Background: an optimization exercise with open tools, aiming at small area and a short achievable clock period. Do not read the settings as production practice. RTL that was checked went through simulation tests only; none was proved equivalent to the original. Some runs may be left out. An edit can pass the tests and still lose a function that they never use. For runs 2 to 4, only the layout was checked, not whether the RTL still works.

$ cat run.sh
#!/bin/bash
# synth_recipe.tcl (not shown) runs the flow's synth.tcl, then flattens the netlist and writes it again
# the make line also repeats each setting of config.mk as NAME=value (left out here)
make -C /OpenROAD-flow-scripts/flow DESIGN_CONFIG=/design/flow/config.mk WORK_HOME=/design/flow/orfs CLKGATE_MAP_FILE= SYNTH_SCRIPT=/design/flow/synth_recipe.tcl finish
$ cat config.mk
export PLATFORM = sky130hd
export DESIGN_NAME = Filter_IIR
export DESIGN_NICKNAME = Filter_IIR
export VERILOG_FILES = /design/flow/design.v
export SDC_FILE = /design/flow/constraint.sdc
export NUM_CORES = 4
export LEC_CHECK = 0
export CAP_MARGIN = 20
export CORE_MARGIN = 2
export CORE_UTILIZATION = 40
export SLEW_MARGIN = 20
$ cat constraint.sdc
create_clock -name core_clock -period 40.0 [get_ports {clk}]
set_input_delay 8.0000 -clock core_clock [delete_from_list [all_inputs] [get_ports {clk}]]
set_output_delay 8.0000 -clock core_clock [all_outputs]
set_load 0.01 [all_outputs]
$ cat design.v
`timescale 1ns / 1ps
module IIR_filter1(out, in, CLK,reset
    );
parameter no_bits = 32;
input CLK;
input reset;
input signed [no_bits-1:0]  in;
output signed [no_bits-1:0] out;
reg signed [no_bits-1:0] out;
reg signed [no_bits-1:0] in_s, diff_1, diff_2, fb1, fb2, fw1, sum_1, sum_2, delay1, delay2; 
localparam signed [no_bits-1:0] b2 = -32'd2824;
localparam signed [no_bits-1:0] a2 = -32'd3528;
localparam signed [no_bits-1:0] a3 = 32'd1778;
localparam signed [no_bits-1:0] s = 32'd1022;
always @(posedge (CLK) or negedge (reset))
begin
if(~reset) begin
		delay1 <= 32'b0;
    end
    else begin
		delay1 <= diff_2;
    end
end
always @(posedge (CLK) or negedge (reset))
begin
if(~reset) begin
		delay2 <= 32'b0;
    end
    else begin
		delay2 <= delay1;
    end
end
always @(*) in_s <= (in * s)>>>11;
always @(*) diff_1 <= in_s - fb1;
always @(*) fb1 <= (a2 * delay1)>>>11;
always @(*) diff_2 <= diff_1 - fb2;
always @(*) fb2 <= (a3 * delay2)>>>11;
always @(*) sum_1 <= diff_2 + fw1;
always @(*) fw1 <= (b2 * delay1)>>>11;
always @(*) sum_2 <= sum_1 + delay2;
always @(*) out <= sum_2; 
endmodule
`timescale 1ns / 1ps
module IIR_filter2(out, in, CLK,reset
    );
parameter no_bits = 32;
input CLK;
input reset;
input signed [no_bits-1:0]  in;
output signed [no_bits-1:0] out;
reg signed [no_bits-1:0] out;
reg signed [no_bits-1:0] in_s, diff_1, diff_2, fb1, fb2, fw1, sum_1, sum_2, delay1, delay2; 
localparam signed [no_bits-1:0] b2 = 32'd292;
localparam signed [no_bits-1:0] a2 = -32'd3538;
localparam signed [no_bits-1:0] a3 = 32'd1568;
localparam signed [no_bits-1:0] s = 32'd854;
always @(posedge (CLK) or negedge (reset))
begin
if(~reset) begin
		delay1 <= 32'b0;
    end
    else begin
		delay1 <= diff_2;
    end
end
always @(posedge (CLK) or negedge (reset))
begin
if(~reset) begin
		delay2 <= 32'b0;
    end
    else begin
		delay2 <= delay1;
    end
end
always @(*) in_s <= (in * s)>>>11;
always @(*) diff_1 <= in_s - fb1;
always @(*) fb1 <= (a2 * delay1)>>>11;
always @(*) diff_2 <= diff_1 - fb2;
always @(*) fb2 <= (a3 * delay2)>>>11;
always @(*) sum_1 <= diff_2 + fw1;
always @(*) fw1 <= (b2 * delay1)>>>11;
always @(*) sum_2 <= sum_1 + delay2;
always @(*) out <= sum_2; 
endmodule
`timescale 1ns / 1ps
module IIR_filter3(out, in, CLK,reset
    );
parameter no_bits = 32;
input CLK;
input reset;
input signed [no_bits-1:0]  in;
output signed [no_bits-1:0] out;
reg signed [no_bits-1:0] out;
reg signed [no_bits-1:0] in_s, diff_1, diff_2, fb1, fb2, fw1, sum_1, sum_2, delay1, delay2; 
localparam signed [no_bits-1:0] b2 = -32'd3248;
localparam signed [no_bits-1:0] a2 = -32'd3558;
localparam signed [no_bits-1:0] a3 = 32'd1972;
localparam signed [no_bits-1:0] s = 32'd20;
always @(posedge (CLK) or negedge (reset))
begin
if(~reset) begin
		delay1 <= 32'b0;
    end
    else begin
		delay1 <= diff_2;
    end
end
always @(posedge (CLK) or negedge (reset))
begin
if(~reset) begin
		delay2 <= 32'b0;
    end
    else begin
		delay2 <= delay1;
    end
end
always @(*) in_s <= (in * s)>>>11;
always @(*) diff_1 <= in_s - fb1;
always @(*) fb1 <= (a2 * delay1)>>>11;
always @(*) diff_2 <= diff_1 - fb2;
always @(*) fb2 <= (a3 * delay2)>>>11;
always @(*) sum_1 <= diff_2 + fw1;
always @(*) fw1 <= (b2 * delay1)>>>11;
always @(*) sum_2 <= sum_1 + delay2;
always @(*) out <= sum_2; 
endmodule
`timescale 1ns / 1ps
module Filter_IIR
          (
           Output,          
           Input,
           clk,
           reset
          );
  wire signed [31:0] Output_1;
  wire signed [31:0] Output_2;
  wire signed [31:0] Output_3;
  input   clk;
  input   reset;
  input   [31:0] Input;   
  output signed [31:0] Output;   
IIR_filter1 F1(Output_1, Input, clk,reset);
IIR_filter2 F2(Output_2, Output_1, clk,reset);
IIR_filter3 F3(Output_3, Output_2, clk,reset);
  assign Output = Output_3;
endmodule  
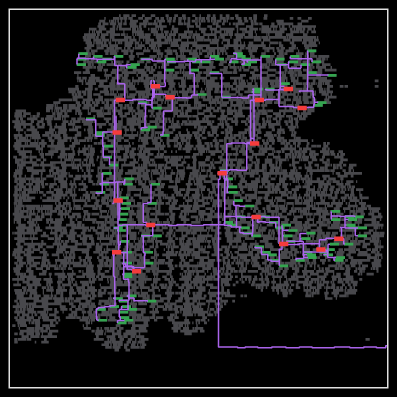
Figure 1: run 1, clock distribution.
(1 px per um)
clock-net drivers: marked red, count 17. flip-flops: marked green, count 138. clock wires: marked purple, length 3,250 um.
There are 18 routed clock nets.

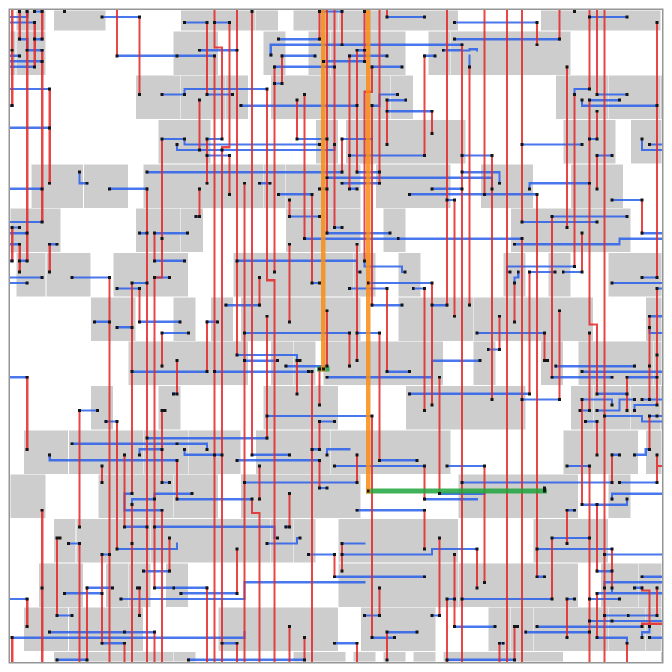
Figure 2: run 1, a small window of the routed layout.
Region (168, 168) to (208, 208) um. Cells in gray, sequential cells in the stronger gray; small squares are vias.
M3: marked green. M1: marked blue. M4: marked orange. M2: marked red.
Most frequent: inv_1 (29), fa_1 (19), ha_1 (18). Sequential cells in the window: 0. 99 logic cells have their middle in the window.

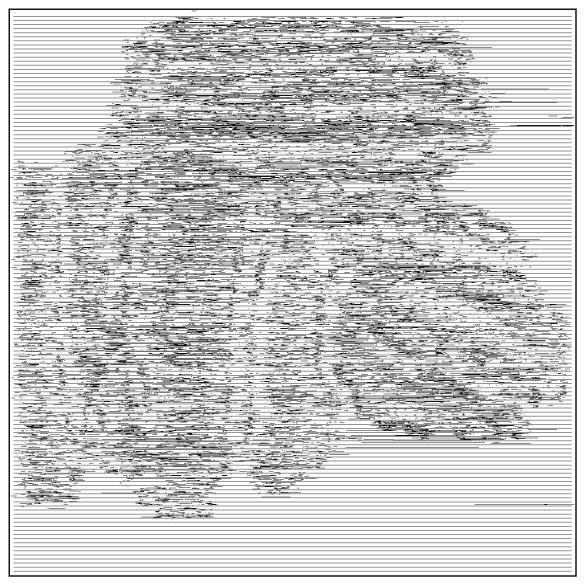
Figure 3: run 1, metal 1.
(1.5 px per um) Supply wires on this layer in gray.
The wires run mostly horizontal. The longest straight run is 98.4 um. The layer carries 55.9 mm of wire. The layer holds 47% of the routed length. 8,022 nets have wire on it.

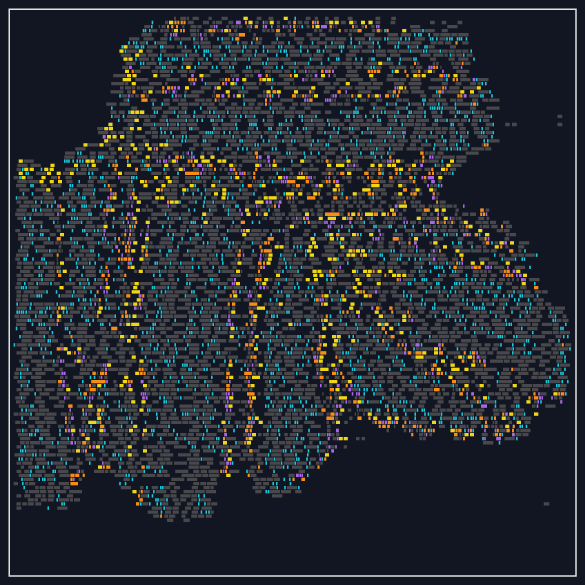
Figure 4: run 1, logic cells by family.
(1.5 px per um)
xor and xnor cells: marked yellow, cells 433. nor cells: marked purple, cells 366, where widely spread. aoi and oai cells: marked orange, cells 484, where widely spread. inv cells: marked cyan, cells 1,617, where widely spread.

==> run 1: cell type report <==
cell class / count / area (um^2) / area share
tap: 1794 / 2245 / 0.03612
clock inverter: 13 / 167.7 / 0.002698
inverter: 1617 / 6070 / 0.09767
sequential: 138 / 3453 / 0.05557
multi-input combinational: 4004 / 46580 / 0.7495
clock buffer: 19 / 442.9 / 0.007127
timing repair buffer: 402 / 3188 / 0.05130
==> run 1: routing by layer <==
layer / global-route usage / vias up
li1: - / 18990
met1: 0.2365 / 18670
met2: 0.3163 / 341
met3: 0.01404 / 110
met4: 0.03932 / 0
met5: 0 / -
==> run 1: sequential cells by signal, summed over array words and instances (netlist names) <==
signal / count
F2.delay1: 23
F1.delay1: 23
F1.delay2: 23
F3.delay1: 23
F2.delay2: 23
F3.delay2: 23
==> run 1: cells in the mapped netlist (8+ instances only) <==
library cell | count | area (um^2)
inv_1 | 1617 | 6070
ha_1 | 1204 | 15060
fa_1 | 959 | 19200
xnor2_1 | 306 | 2680
nor2_1 | 227 | 852.1
a21oi_1 | 194 | 970.9
dfrtp_1 | 138 | 3453
o21ai_0 | 138 | 690.7
xor2_1 | 127 | 1112
nand2_1 | 125 | 469.2
a21o_1 | 89 | 668.1
nor3_1 | 70 | 350.3
nand3_1 | 53 | 265.3
nor2b_1 | 53 | 331.6
o21a_1 | 45 | 337.8
nand2b_1 | 41 | 256.5
or3_1 | 38 | 237.7
o21bai_1 | 30 | 225.2
and3_1 | 26 | 162.7
or2_2 | 25 | 156.4
a31oi_1 | 22 | 137.6
a31o_2 | 19 | 166.4
a211oi_1 | 17 | 127.6
and2_1 | 16 | 100.1
a21boi_0 | 14 | 105.1
nand4_1 | 14 | 87.58
a211o_1 | 13 | 113.9
o31ai_1 | 13 | 97.59
o211ai_1 | 12 | 90.09
nor4_1 | 10 | 62.56
a41o_1 | 8 | 80.08
clkbuf_1 | 8 | 30.03
==> run 1: critical path, delay by kind of cell <==
family          cells  cell delay (ns)
fa+ha+maj          26            10.25
buf+inv            18             2.07
simple gates       19             3.20
xor+xnor            7             0.95
compound gates     34             6.29
==> run 1: metrics by stage <==
step                      cell area, um^2  hold WS (ns)
after floorplan                     55620        0.4710
after global placement              60960        0.5796
after detailed placement            60960        0.5875
after CTS                           61610        0.5968
after global routing                62140        0.6044
final                               62140        0.5930
==> parameters.txt, run 1 <==
Parameter                              Value

Die
  Total core area    137,700 um^2
  Boundary pin count    66
  Number of placement rows    between 100 and 150

Clock network
  TritonCTS clock tree    done
  Post-CTS setup repair buffer count    1
  CTS Root Buffer Type    clkbuf_16
  Clock slew at reported path FFs    0.07 ns
  Bufs on Longest Clock Path    2

Final layout
  Highest-count cells in the layout ignoring fill and taps    inv_1, ha_1, fa_1
  Most frequent standard cell in the layout excluding fill and tap cells    inv_1
  Antenna Cells    0
  Area growth syn-to-layout    11.73%

Critical path
  Critical path class    in -> out
  Cell with the biggest individual delay on the critical path    fa_1
  Crit path launch type    input pin
  Flop-to-flop setup slack    around 19 ns
  Launch point of the worst reg-to-reg path    F1.delay2[6]$_DFF_PN0_
  End of the worst register-to-register path    F3.delay1[30]$_DFF_PN0_
  Arrival time at the worst endpoint    just over 30 ns
  Type of element capturing the critical path    output pin

Detailed routing
  Post-route antenna net violation count    0
  Via density per instance    4.771
  Mean routed wirelength per cell    15.01 um

GRT
  Number of antenna violations at the first check in global routing    0
  Gr ovfl total    0

Status
  Status  timing/DRC/antenna clean

Timing
  Worst max-slew margin expressed relative to the limit    0.3379
  Maximum clock frequency    25.76 MHz

Logic synthesis
  Area fraction in compound gates after synthesis    0.08011
  Post-Syn Instances    5,767
## Run 2: files that changed since run 1, shown whole
==> design.v <==
`timescale 1ns / 1ps
module IIR_filter1(out, in, CLK, reset);
  input CLK;
  input reset;
  input signed [31:0] in;
  output signed [23:0] out;
  reg signed [22:0] d1, d2;
  function [20:0] m_s;
    input [31:0] v;
    reg signed [30:0] x, p;
    begin
      x = v[30:0];
      p = - x + (x <<< 9);
      m_s = p[30:10];
    end
  endfunction
  function [20:0] m_a2;
    input [22:0] v;
    reg signed [28:0] x, p;
    begin
      x = {{29{v[22]}}, v};
      p = - x + (x <<< 3) + (x <<< 6) - (x <<< 9);
      m_a2 = p[28:8];
    end
  endfunction
  function [20:0] m_a3;
    input [22:0] v;
    reg signed [30:0] x, p;
    begin
      x = {{31{v[22]}}, v};
      p = x - (x <<< 3) - (x <<< 7) + (x <<< 10);
      m_a3 = p[30:10];
    end
  endfunction
  function [20:0] m_b2;
    input [22:0] v;
    reg signed [28:0] x, p;
    begin
      x = {{29{v[22]}}, v};
      p = - x + (x <<< 5) + (x <<< 7) - (x <<< 9);
      m_b2 = p[28:8];
    end
  endfunction
  wire signed [20:0] ms = m_s(in);
  wire signed [20:0] ma2 = m_a2(d1);
  wire signed [20:0] ma3 = m_a3(d2);
  wire signed [20:0] mb2 = m_b2(d1);
  wire signed [22:0] dd = - ma2 - ma3;
  wire signed [23:0] cc = dd + mb2 + d2;
  wire signed [22:0] w = ms + dd;
  assign out = ms + cc;
  always @(posedge CLK or negedge reset)
    if (~reset) begin d1 <= 23'sd0; d2 <= 23'sd0; end
    else begin d1 <= w; d2 <= d1; end
endmodule
`timescale 1ns / 1ps
module IIR_filter2(out, in, CLK, reset);
  input CLK;
  input reset;
  input signed [23:0] in;
  output signed [23:0] out;
  reg signed [22:0] d1, d2;
  function [20:0] m_s;
    input [23:0] v;
    reg signed [30:0] x, p;
    begin
      x = {{31{v[23]}}, v};
      p = - x - (x <<< 2) - (x <<< 4) - (x <<< 6) + (x <<< 9);
      m_s = p[30:10];
    end
  endfunction
  function [20:0] m_a2;
    input [22:0] v;
    reg signed [30:0] x, p;
    begin
      x = {{31{v[22]}}, v};
      p = - x - (x <<< 3) + (x <<< 5) + (x <<< 8) - (x <<< 11);
      m_a2 = p[30:10];
    end
  endfunction
  function [20:0] m_a3;
    input [22:0] v;
    reg signed [26:0] x, p;
    begin
      x = {{27{v[22]}}, v};
      p = x - (x <<< 4) + (x <<< 6);
      m_a3 = p[26:6];
    end
  endfunction
  function [20:0] m_b2;
    input [22:0] v;
    reg signed [29:0] x, p;
    begin
      x = {{30{v[22]}}, v};
      p = x + (x <<< 3) + (x <<< 6);
      m_b2 = p[29:9];
    end
  endfunction
  wire signed [20:0] ms = m_s(in);
  wire signed [20:0] ma2 = m_a2(d1);
  wire signed [20:0] ma3 = m_a3(d2);
  wire signed [20:0] mb2 = m_b2(d1);
  wire signed [22:0] dd = - ma2 - ma3;
  wire signed [23:0] cc = dd + mb2 + d2;
  wire signed [22:0] w = ms + dd;
  assign out = ms + cc;
  always @(posedge CLK or negedge reset)
    if (~reset) begin d1 <= 23'sd0; d2 <= 23'sd0; end
    else begin d1 <= w; d2 <= d1; end
endmodule
`timescale 1ns / 1ps
module IIR_filter3(out, in, CLK, reset);
  input CLK;
  input reset;
  input signed [23:0] in;
  output signed [23:0] out;
  reg signed [22:0] d1, d2;
  function [20:0] m_s;
    input [23:0] v;
    reg signed [29:0] x, p;
    begin
      x = {{30{v[23]}}, v};
      p = x + (x <<< 2);
      m_s = p[29:9];
    end
  endfunction
  function [20:0] m_a2;
    input [22:0] v;
    reg signed [30:0] x, p;
    begin
      x = {{31{v[22]}}, v};
      p = x - (x <<< 2) + (x <<< 4) + (x <<< 8) - (x <<< 11);
      m_a2 = p[30:10];
    end
  endfunction
  function [20:0] m_a3;
    input [22:0] v;
    reg signed [29:0] x, p;
    begin
      x = {{30{v[22]}}, v};
      p = x - (x <<< 2) - (x <<< 4) + (x <<< 9);
      m_a3 = p[29:9];
    end
  endfunction
  function [20:0] m_b2;
    input [22:0] v;
    reg signed [27:0] x, p;
    begin
      x = {{28{v[22]}}, v};
      p = x + (x <<< 2) - (x <<< 4) + (x <<< 6) - (x <<< 8);
      m_b2 = p[27:7];
    end
  endfunction
  wire signed [20:0] ms = m_s(in);
  wire signed [20:0] ma2 = m_a2(d1);
  wire signed [20:0] ma3 = m_a3(d2);
  wire signed [20:0] mb2 = m_b2(d1);
  wire signed [22:0] dd = - ma2 - ma3;
  wire signed [23:0] cc = dd + mb2 + d2;
  wire signed [22:0] w = ms + dd;
  assign out = ms + cc;
  always @(posedge CLK or negedge reset)
    if (~reset) begin d1 <= 23'sd0; d2 <= 23'sd0; end
    else begin d1 <= w; d2 <= d1; end
endmodule
`timescale 1ns / 1ps
module Filter_IIR(Output, Input, clk, reset);
  input clk;
  input reset;
  input [31:0] Input;
  output signed [31:0] Output;
  wire signed [23:0] o1, o2, o3;
  IIR_filter1 F1(o1, Input, clk, reset);
  IIR_filter2 F2(o2, o1, clk, reset);
  IIR_filter3 F3(o3, o2, clk, reset);
  assign Output = {{8{o3[23]}}, o3};
endmodule
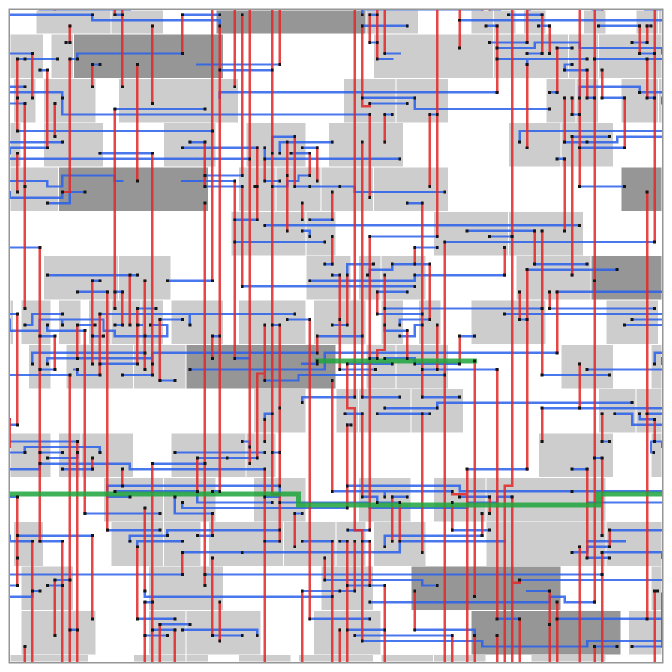
Figure 5: run 2, a small window of the routed layout.
Region (141, 141) to (181, 181) um. Cells in gray, sequential cells in the stronger gray; small squares are vias.
M2: marked red. M3: marked green. M1: marked blue.
Most frequent: xnor2_1 (20), ha_1 (17). Netlist names of flops here include F2.d1 (5), F2.d2 (1). Sequential cells in the window: 6. 100 logic cells have their middle in the window.

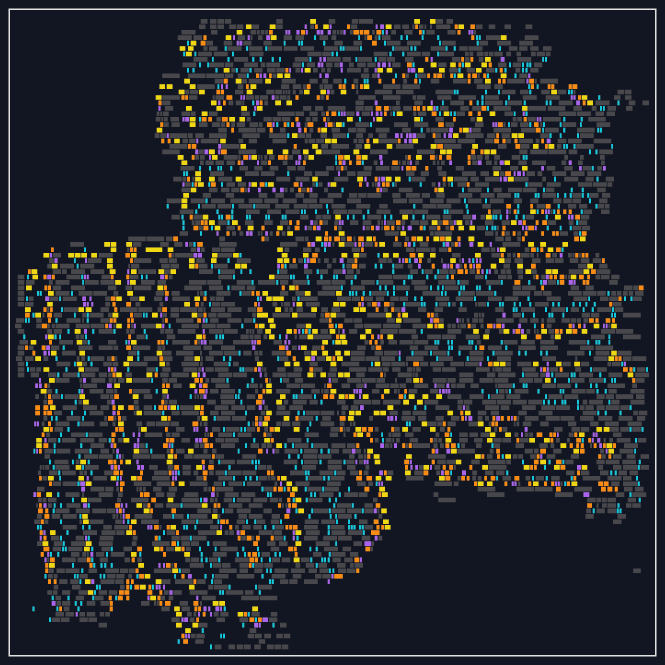
Figure 6: run 2, logic cells by family.
(2 px per um)
xor and xnor cells: marked yellow, cells 494, where widely spread. inv cells: marked cyan, cells 823, where widely spread. aoi and oai cells: marked orange, cells 691, where widely spread. nor cells: marked purple, cells 438, where widely spread.

==> run 2 against run 1 <==
Still clean. Setup slack gained 4.4 ns. Register-to-register slack better by 0.52 ns. Via count decreased by 20%. Flip-flop and latch count unchanged. Largest cell class unchanged. Non-clock buffer count shrank 331. Fmax grew 13%. Highest routed layer unchanged. First-iteration DRC count is 24% higher. Die area decreased by 27%. Clock skew grew 0.0052 ns. Critical path type unchanged. Clock-buffer cell count is the same.
==> parameters.txt, run 2 <==
Parameter                              Value

Status
  Status  timing/DRC/antenna clean

Logic synthesis
  Top post-synthesis cells by area    fa_1, ha_1, dfrtp_1
  Post-synth top cells    inv_1, ha_1, fa_1
  Cell with the most instances after synthesis    inv_1
  Biggest area consumer among synthesized cells    fa_1

Critical path
  Flop-to-flop setup slack    19.21 ns (+0.52 ns)
  Critical path class    in -> out
  Launch point of the worst reg-to-reg path    F1.d1[1]$_DFF_PN0_
  Arrival time at the worst endpoint    26.41 ns (-4.41 ns)
  End of the worst register-to-register path    F3.d1[21]$_DFF_PN0_
  Type of element capturing the critical path    output pin
  Crit path launch type    input pin

Final layout
  Area growth syn-to-layout    7.109%
  Highest-count cells in the layout ignoring fill and taps    inv_1, ha_1, fa_1
  Antenna Cells    0 (unchanged)

Clock network
  CTS Root Buffer Type    clkbuf_16
  Post-CTS setup repair buffer count    0 (-1)
  TritonCTS clock tree    done
  Bufs on Longest Clock Path    2 (unchanged)

GRT
  Met2 layer usage reported by global route    0.3252 (+0.008846)
  Number of antenna violations at the first check in global routing    0 (unchanged)
  Most crowded layer after global routing    met2

Die
  Boundary pin count    66 (unchanged)
  Total core area    100,300 um^2 (-27%)

Timing
  Maximum clock frequency    29.06 MHz (+13%)
  Worst max-slew margin expressed relative to the limit    0.3516 (+0.01378)
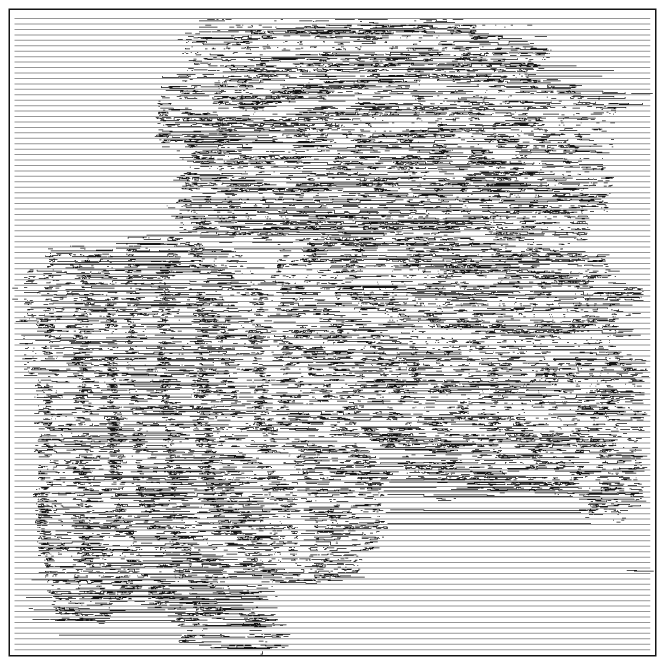
Figure 7: run 2, metal 1.
(2 px per um) Supply wires on this layer in gray.
The layer holds 49% of the routed length. The layer carries 47.1 mm of wire. The longest straight run is 102 um.

==> run 2: cell types whose count changed after synthesis, moves of 20 or more <==
cell	before	now
a21oi_1	194	286
fa_1	959	512
ha_1	1204	698
inv_1	1617	823
nand2_1	125	154
nand2b_1	41	61
nand3_1	53	77
nor2_1	227	264
nor3_1	70	104
o21a_1	45	72
o21bai_1	30	62
xor2_1	127	172
==> run 2: cell families after synthesis <==
family,share of synthesized area
compound gates,0.1501
simple gates,0.1065
xor+xnor,0.1073
flops,0.08508
buf+inv,0.07818
fa+ha+maj,0.4718
mux,0.0009865
==> run 2: worst max path at each step <==
stage,startpoint,to,slack (ns),cells past startpoint
5_1_grt,Input[9],Output[27],4.16,75
2_1_floorplan,Input[9],Output[24],9.24,66
6_report,Input[9],Output[30],5.59,75
3_3_place_gp,Input[9],Output[28],5.86,76
3_5_place_dp,Input[9],Output[30],5.68,75
4_1_cts,Input[9],Output[30],5.59,75
==> run 2: worst max-delay path: cells and delay by family <==
| family | cells | cell delay, ns |
|---|---|---|
| buffers and inverters | 12 | 2.05 |
| and+or+nand+nor | 17 | 2.88 |
| xor gates and xnor gates | 4 | 1.33 |
| AOI/OAI and AO/OA | 27 | 5.88 |
| adders and majority gates | 15 | 6.22 |
==> run 2: metrics by stage <==
| step | hold WS [ns] | instance area (um^2) |
|---|---|---|
| after CTS | 0.4258 | 43470 |
| final | 0.4199 | 43470 |
| after floorplan | 0.3798 | 40590 |
| after global placement | 0.4036 | 42900 |
| after detailed placement | 0.4088 | 42900 |
| after global routing | 0.4370 | 43470 |
==> run 2: metal layers <==
metal | share of wire | wire, um
met3 | 0.026 | 2477
met1 | 0.49 | 47140
met5 | 0 | 0
met4 | 0.015 | 1419
met2 | 0.47 | 45660
==> run 2: final cells by class <==
class                           count  area [um^2]  share of cell area
Multi-Input combinational cell   3546        33960              0.7812
Sequential cell                   138         3453             0.07944
Inverter                          823         3089             0.07106
Tap cell                         1357         1698             0.03906
Timing Repair Buffer               71        694.4             0.01597
Clock buffer                       19        442.9             0.01019
Clock inverter                     13        133.9            0.003080
Figure 8. Clock distribution (run 2).
(1.5 px per um)
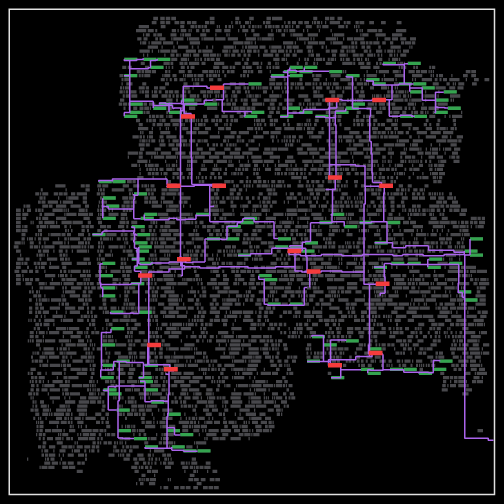

--- run 3: outline of the changes from run 2 ---
design.v: 177 -> 3914 lines; modules unchanged: 0
  IIR_filter1: edited, 54 -> 1283 lines
  IIR_filter2: edited, 54 -> 1314 lines
  IIR_filter3: edited, 54 -> 1302 lines
  Filter_IIR: edited, 11 -> 11 lines
==> module Filter_IIR as of run 3 <==
module Filter_IIR(Output, Input, clk, reset);
  input clk;
  input reset;
  input [31:0] Input;
  output [31:0] Output;
  wire [23:0] o1, o2, o3;
  IIR_filter1 F1(o1, Input, clk, reset);
  IIR_filter2 F2(o2, o1, clk, reset);
  IIR_filter3 F3(o3, o2, clk, reset);
  assign Output = {{8{o3[23]}}, o3};
endmodule
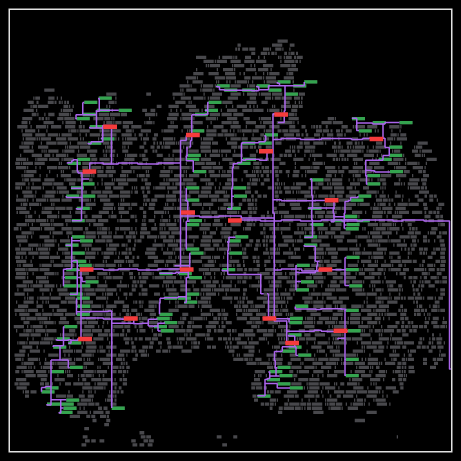
Figure 9: run 3, clock distribution.
(1.5 px per um)
setup clock skew after layout: 0.01446 ns
clock latency at the later pin of the worst-skew pair: 0.49 ns

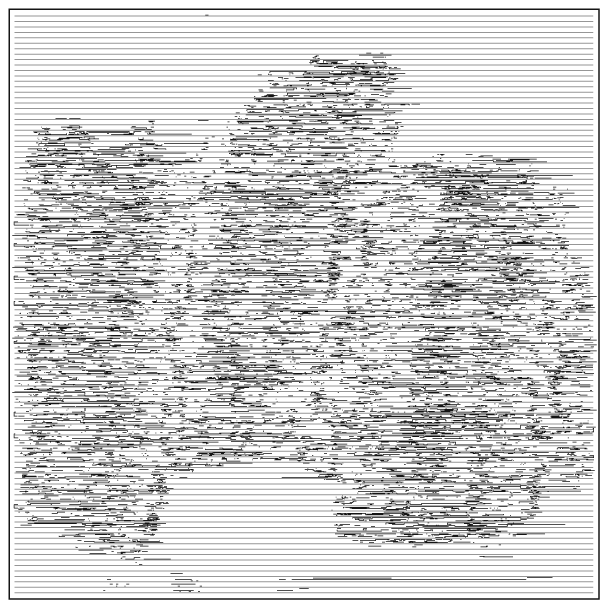
Figure 10: run 3, metal 1.
(2 px per um) Supply wires on this layer in gray.
via total after detailed routing: 19,350
final wirelength: 68,160 um

==> run 3 against run 2 <==
Fmax up 9.5%. Global-route usage down 1.9 points. Setup slack better by 3.0 ns. Routed wire length down 30%. Cell area down 17%. Non-clock buffer count up 8. Hold slack worse by 0.0020 ns. Synthesized area down 17%. Sequential share of layout area up 1.6 points. Flip-flop and latch count unchanged. First-iteration DRC count down 62%. Critical path type is now reg -> out.
==> parameters.txt, run 3 <==
Parameter                              Value

Final layout
  Area growth syn-to-layout    7.580%
  Highest-count cells in the layout ignoring fill and taps    inv_1, fa_1, ha_1

Die
  Boundary pin count    66 (unchanged)
  Total core area    83,420 um^2 (-17%)

Logic synthesis
  Post-synth top cells    inv_1, fa_1, ha_1
  Top post-synthesis cells by area    fa_1, ha_1, inv_1
  Largest family of logic cells by synthesized area    adder cells
  Mux cell area share after synthesis    0 (-0.0009865)
  Post-synthesis share of cell area spent on and, or, nand and nor gates    0.02424 (-0.08227)
  Post-Synth XOR/XNOR Area    0.03695 (-0.07039)
  Adder-Cell Fraction of Synth Area    0.6597 (+0.1878)
  Area fraction in compound gates after synthesis    0.04372 (-0.1064)
  Cell with the most instances after synthesis    inv_1

Timing
  Maximum clock frequency    31.81 MHz (+9.5%)

Clock network
  Post-CTS setup repair buffer count    0 (unchanged)
  CTS Root Buffer Type    clkbuf_16
  Bufs on Longest Clock Path    2 (unchanged)

Status
  Status  timing/DRC/antenna clean

Critical path
  Crit path launch type    flop
  Critical path class    reg -> out

GRT
  Number of antenna violations at the first check in global routing    0 (unchanged)
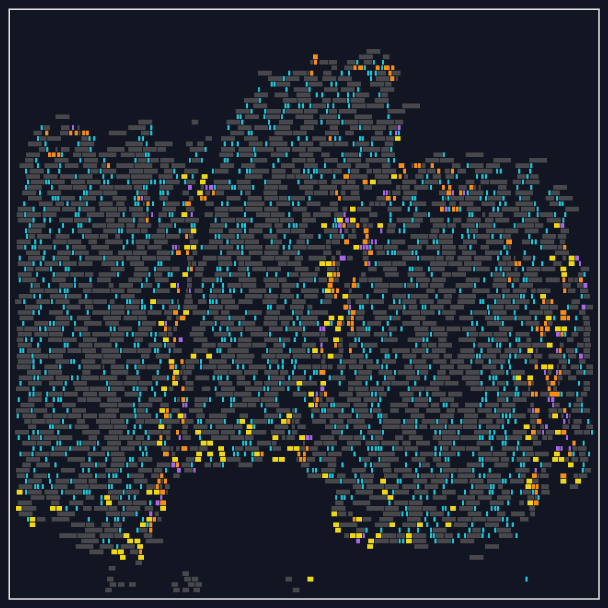
Figure 11: run 3, logic cells by family.
(2 px per um)
fraction of standard cell area in multi-input logic: 0.7107
most frequent standard cell in the layout excluding fill and tap cells: inv_1
Finished Layout Cells: 4,265

run 3: changes by cell type after synthesis, moves of 55 or more:
| cell | change |
|---|---|
| fa_1 | +360 |
| ha_1 | -330 |
| a21o_1 | -73 |
| inv_1 | +322 |
| xor2_1 | -121 |
| nor3_1 | -97 |
| nand3_1 | -62 |
| o21a_1 | -60 |
| o21bai_1 | -55 |
| nand2_1 | -115 |
| a21oi_1 | -215 |
| nor2_1 | -215 |
| o21ai_0 | -102 |
| xnor2_1 | -228 |
run 3: final timing paths:
check / startpoint / end / slack, ns / depth (start not counted)
worst min-delay path: F1.d1[18]$_DFF_PN0_ / F1.d2[18]$_DFF_PN0_ / 0.42 / 0
worst min register to register: F1.d1[18]$_DFF_PN0_ / F1.d2[18]$_DFF_PN0_ / 0.42 / 0
worst max-delay path: F1.d1[3]$_DFF_PN0_ / Output[23] / 8.57 / 77
worst max register to register: F1.d1[3]$_DFF_PN0_ / F3.d1[22]$_DFF_PN0_ / 13.26 / 86
min in group asynchronous: reset / F1.d2[16]$_DFF_PN0_ / 7.57 / 1
max in group asynchronous: reset / F2.d2[7]$_DFF_PN0_ / 31.09 / 2
run 3: area by class of cell:
class	count	area [um^2]	share of cell area
flip-flops and latches	138	3453	0.09538
well taps	1080	1351	0.03732
repair buffers	79	754.5	0.02084
inverters	1145	4298	0.1187
multi-input cells	1791	25730	0.7107
clock buffers	20	456.7	0.01261
clock inverters	12	161.4	0.004458
run 3: critical path, delay by kind of cell (launching register included):
kind / cells / cell delay [ns]
buffers and inverters: 11 / 1.63
and+or+nand+nor: 12 / 2.48
xor gates and xnor gates: 4 / 0.74
AOI/OAI and AO/OA: 14 / 2.88
DFF: 1 / 0.47
adders and majority gates: 36 / 14.73
run 3: cells by family after synthesis:
logic type | Yosys count
fa+ha+maj | 1254
buf+inv | 1168
compound gates | 228
simple gates | 167
xor+xnor | 142
flops | 138
run 3: metrics by stage:
stage	hold WS (ns)	util	area (um^2)	cells
2_1_floorplan	0.3775	-	33660	3097
3_3_place_gp	0.3966	0.4266	35590	4233
3_5_place_dp	0.4015	0.4266	35590	4233
4_1_cts	0.4164	0.4340	36210	4265
5_1_grt	0.4420	0.4340	36210	4265
6_report	0.4179	0.4340	36210	4265
run 3: metal layers:
metal	wire, um	vias up
met3	1829	55
met5	0	-
li1	-	9054
met4	937	0
met1	28750	10050
met2	36640	189
Figure 12. A small window of the routed layout (run 3).
Region (127, 127) to (167, 167) um. Cells in gray, sequential cells in the stronger gray; small squares are vias.
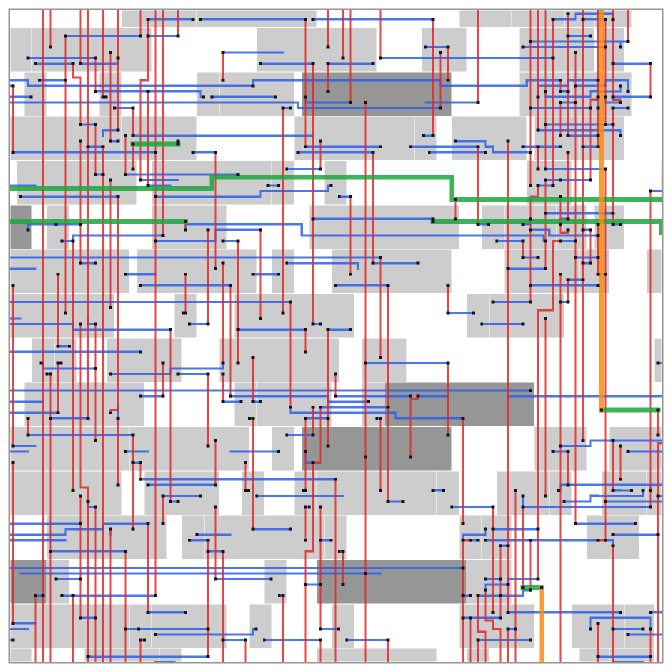

--- run 4: outline of the changes from run 3 ---
design.v: 3914 -> 4295 lines; modules unchanged: 3
  IIR_filter1: edited, 1283 -> 1664 lines
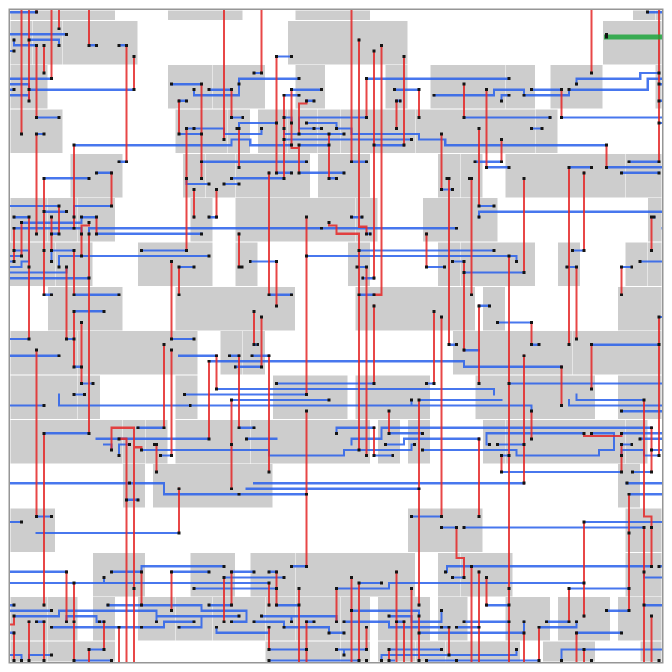
Figure 13: run 4, a small window of the routed layout.
Region (132, 132) to (172, 172) um. Cells in gray, sequential cells in the stronger gray; small squares are vias.
M3: marked green. M2: marked red. M1: marked blue.
Most frequent: inv_1 (27), fa_1 (16), ha_1 (14). 97 logic cells have their middle in the window. Sequential cells in the window: 0.

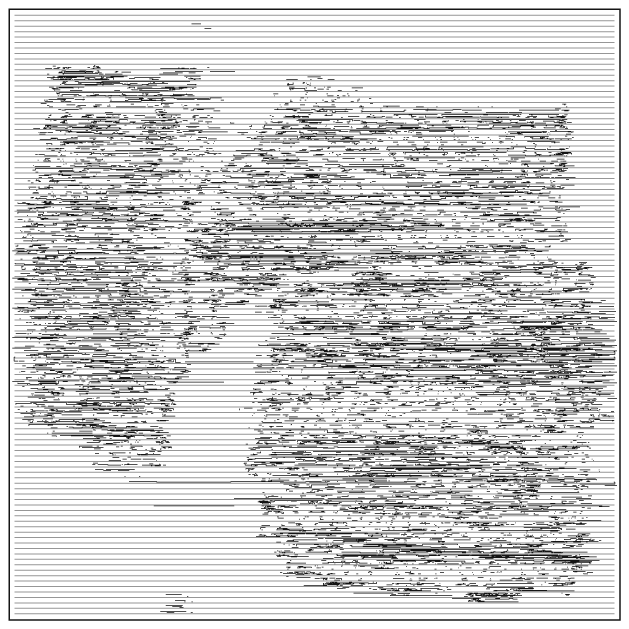
Figure 14: run 4, metal 1.
(2 px per um) Supply wires on this layer in gray.
via total after detailed routing: 21,680
met1 Use GR: 0.2294
final wirelength: 72,590 um

==> run 4 against run 3 <==
Utilization decreased by 0.22 points. Via count increased by 12%. Flip-flop and latch count unchanged.
==> parameters.txt, run 4 <==
Parameter                              Value

Status
  Status  timing/DRC/antenna clean

Critical path
  Launch point of the worst reg-to-reg path    F1.d1[3]$_DFF_PN0_
  Critical path class    in -> out
  Worst setup path startpoint    Input[7]
  Crit path launch type    input pin

Clock network
  Bufs on Longest Clock Path    2 (unchanged)
  Post-CTS setup repair buffer count    0 (unchanged)
  CTS Root Buffer Type    clkbuf_16
  Clock latency at the later pin of the worst-skew pair    0.48 ns (about the same)

Final layout
  Area growth syn-to-layout    7.197%
  Highest-count cells in the layout ignoring fill and taps    inv_1, fa_1, ha_1
  Final core utilization    0.4318 (-0.002246)
  Most frequent standard cell in the layout excluding fill and tap cells    inv_1

GRT
  Gr ovfl total    0
  Number of antenna violations at the first check in global routing    0 (unchanged)

Die
  Total core area    89,740 um^2 (+7.6%)
  Boundary pin count    66 (unchanged)
  Starting density of the core    0.4028
  Height of the chip    304.6 um

Timing
  Setup clock skew after layout    0.01621 ns (+0.001752 ns)
  Share of the clock period used by the worst path after layout    0.7897
  Maximum clock frequency    31.66 MHz (-0.48%)
  Slew of the pin with the lowest slew margin    0.9793 ns

Place
  Global placement routability congestion    0.8667
  Number of placed instances, taps included    4,660 (+10%)

Logic synthesis
  Top post-synthesis cells by area    fa_1, ha_1, inv_1
  Biggest area consumer among synthesized cells    fa_1
  Cell with the most instances after synthesis    inv_1
  Post-synth top cells    inv_1, fa_1, ha_1
  Share of the yosys chip area belonging to registers    0.09554

Detailed routing
  Post-route antenna net violation count    0

Min path
  Hold_sp    F3.d1[0]$_DFF_PN0_
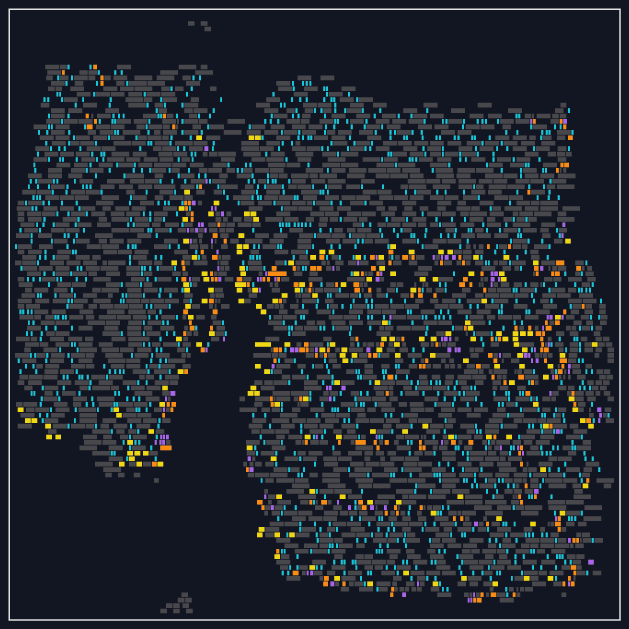
Figure 15: run 4, logic cells by family.
(2 px per um)
fraction of standard cell area in multi-input logic: 0.7244
Finished Layout Cells: 4,692

-- run 4: through the flow --
| stage | setup WS [ns] | area [um^2] | hold WS (ns) |
|---|---|---|---|
| after global placement | 8.292 | 38110 | 0.4995 |
| after floorplan | 11.39 | 36140 | 0.4145 |
| after CTS | 8.193 | 38750 | 0.5049 |
| final | 8.414 | 38750 | 0.5071 |
| after global routing | 6.984 | 38750 | 0.5356 |
| after detailed placement | 8.248 | 38110 | 0.4800 |
-- run 4: worst max-delay path: cells and delay by family --
family	cells	cell delay [ns]
AOI/OAI and AO/OA	23	4.87
xor gates and xnor gates	4	1.49
adders and majority gates	11	4.12
buffers and inverters	5	1.58
and+or+nand+nor	16	3.48
-- run 4: layout make-up --
class / count / area [um^2]
well taps: 1176 / 1471
clock buffers: 17 / 425.4
repair buffers: 68 / 671.9
multi-input cells: 2093 / 28070
fillers: 8672 / 50990
clock inverters: 15 / 209.0
flip-flops and latches: 138 / 3453
inverters: 1185 / 4448
-- run 4: path summary, 6_finish.rpt --
path	to	slack, ns	cells past startpoint
max	Output[24]	8.41	59
min	F3.d2[0]$_DFF_PN0_	0.51	0
max reg2reg	F3.d1[22]$_DFF_PN0_	15.72	84
min reg2reg	F3.d2[0]$_DFF_PN0_	0.51	0
max in group asynchronous	F1.d1[12]$_DFF_PN0_	31.11	2
min in group asynchronous	F1.d1[2]$_DFF_PN0_	7.51	1
-- run 4: kinds of logic (layout without fill, tap and decap cells) --
family                     after synthesis  in the layout  share of synthesized area
AOI/OAI and AO/OA                      320            320                    0.05958
xor gates and xnor gates               178            178                    0.04372
adders and majority gates             1331           1331                     0.6361
buffers and inverters                 1209           1285                     0.1279
DFF                                    138            138                    0.09554
muxes                                    2              2                  0.0005885
and+or+nand+nor                        262            262                    0.03652
-- run 4: routing by layer --
metal | vias to the layer above | wire length, um | track usage
li1 | 10300 | - | -
met4 | 0 | 1148 | 0.03350
met1 | 11100 | 33050 | 0.2294
met3 | 49 | 1921 | 0.02176
met2 | 238 | 36470 | 0.3006
met5 | - | 0 | 0

what the ideal ports hide:
In the flow no input, the clock included, has a driving cell. The finished layouts below were timed again as built, in two steps. Step 1 (the two cells are an assumption about what drives the block):
set clk [get_ports {clk}]
set_driving_cell -lib_cell sky130_fd_sc_hd__clkbuf_16 $clk
set_driving_cell -lib_cell sky130_fd_sc_hd__buf_2 [delete_from_list [all_inputs] $clk]
Step 2, shift: input delay + t, output delay - t, t = (earliest + latest rising clock arrival at the registers) / 2. This alone moves slack from input paths to output paths. a / b / c = no drivers / after step 1 / after step 2; a / b = the first two.
run | t, ns | setup slack, ns | hold slack, ns | worst register clock-pin slew, ns | pins driven straight from the clock port
run 1 | 0.564 | 1.179 / 1.156 / 1.156 | 0.593 / 0.593 / 0.593 | 0.07 / 0.07 | 1
run 2 | 0.557 | 5.591 / 5.568 / 5.568 | 0.420 / 0.420 / 0.420 | 0.08 / 0.08 | 1
run 3 | 0.550 | 8.565 / 8.501 / 8.717 | 0.418 / 0.418 / 0.418 | 0.07 / 0.07 | 1
run 4 | 0.537 | 8.414 / 8.383 / 8.383 | 0.507 / 0.507 / 0.507 | 0.07 / 0.07 | 1
After both steps every run listed still meets setup and hold. The setup slack of run 4, which loses most, moves by -0.031 ns with the drivers and by -0.031 ns with both steps.
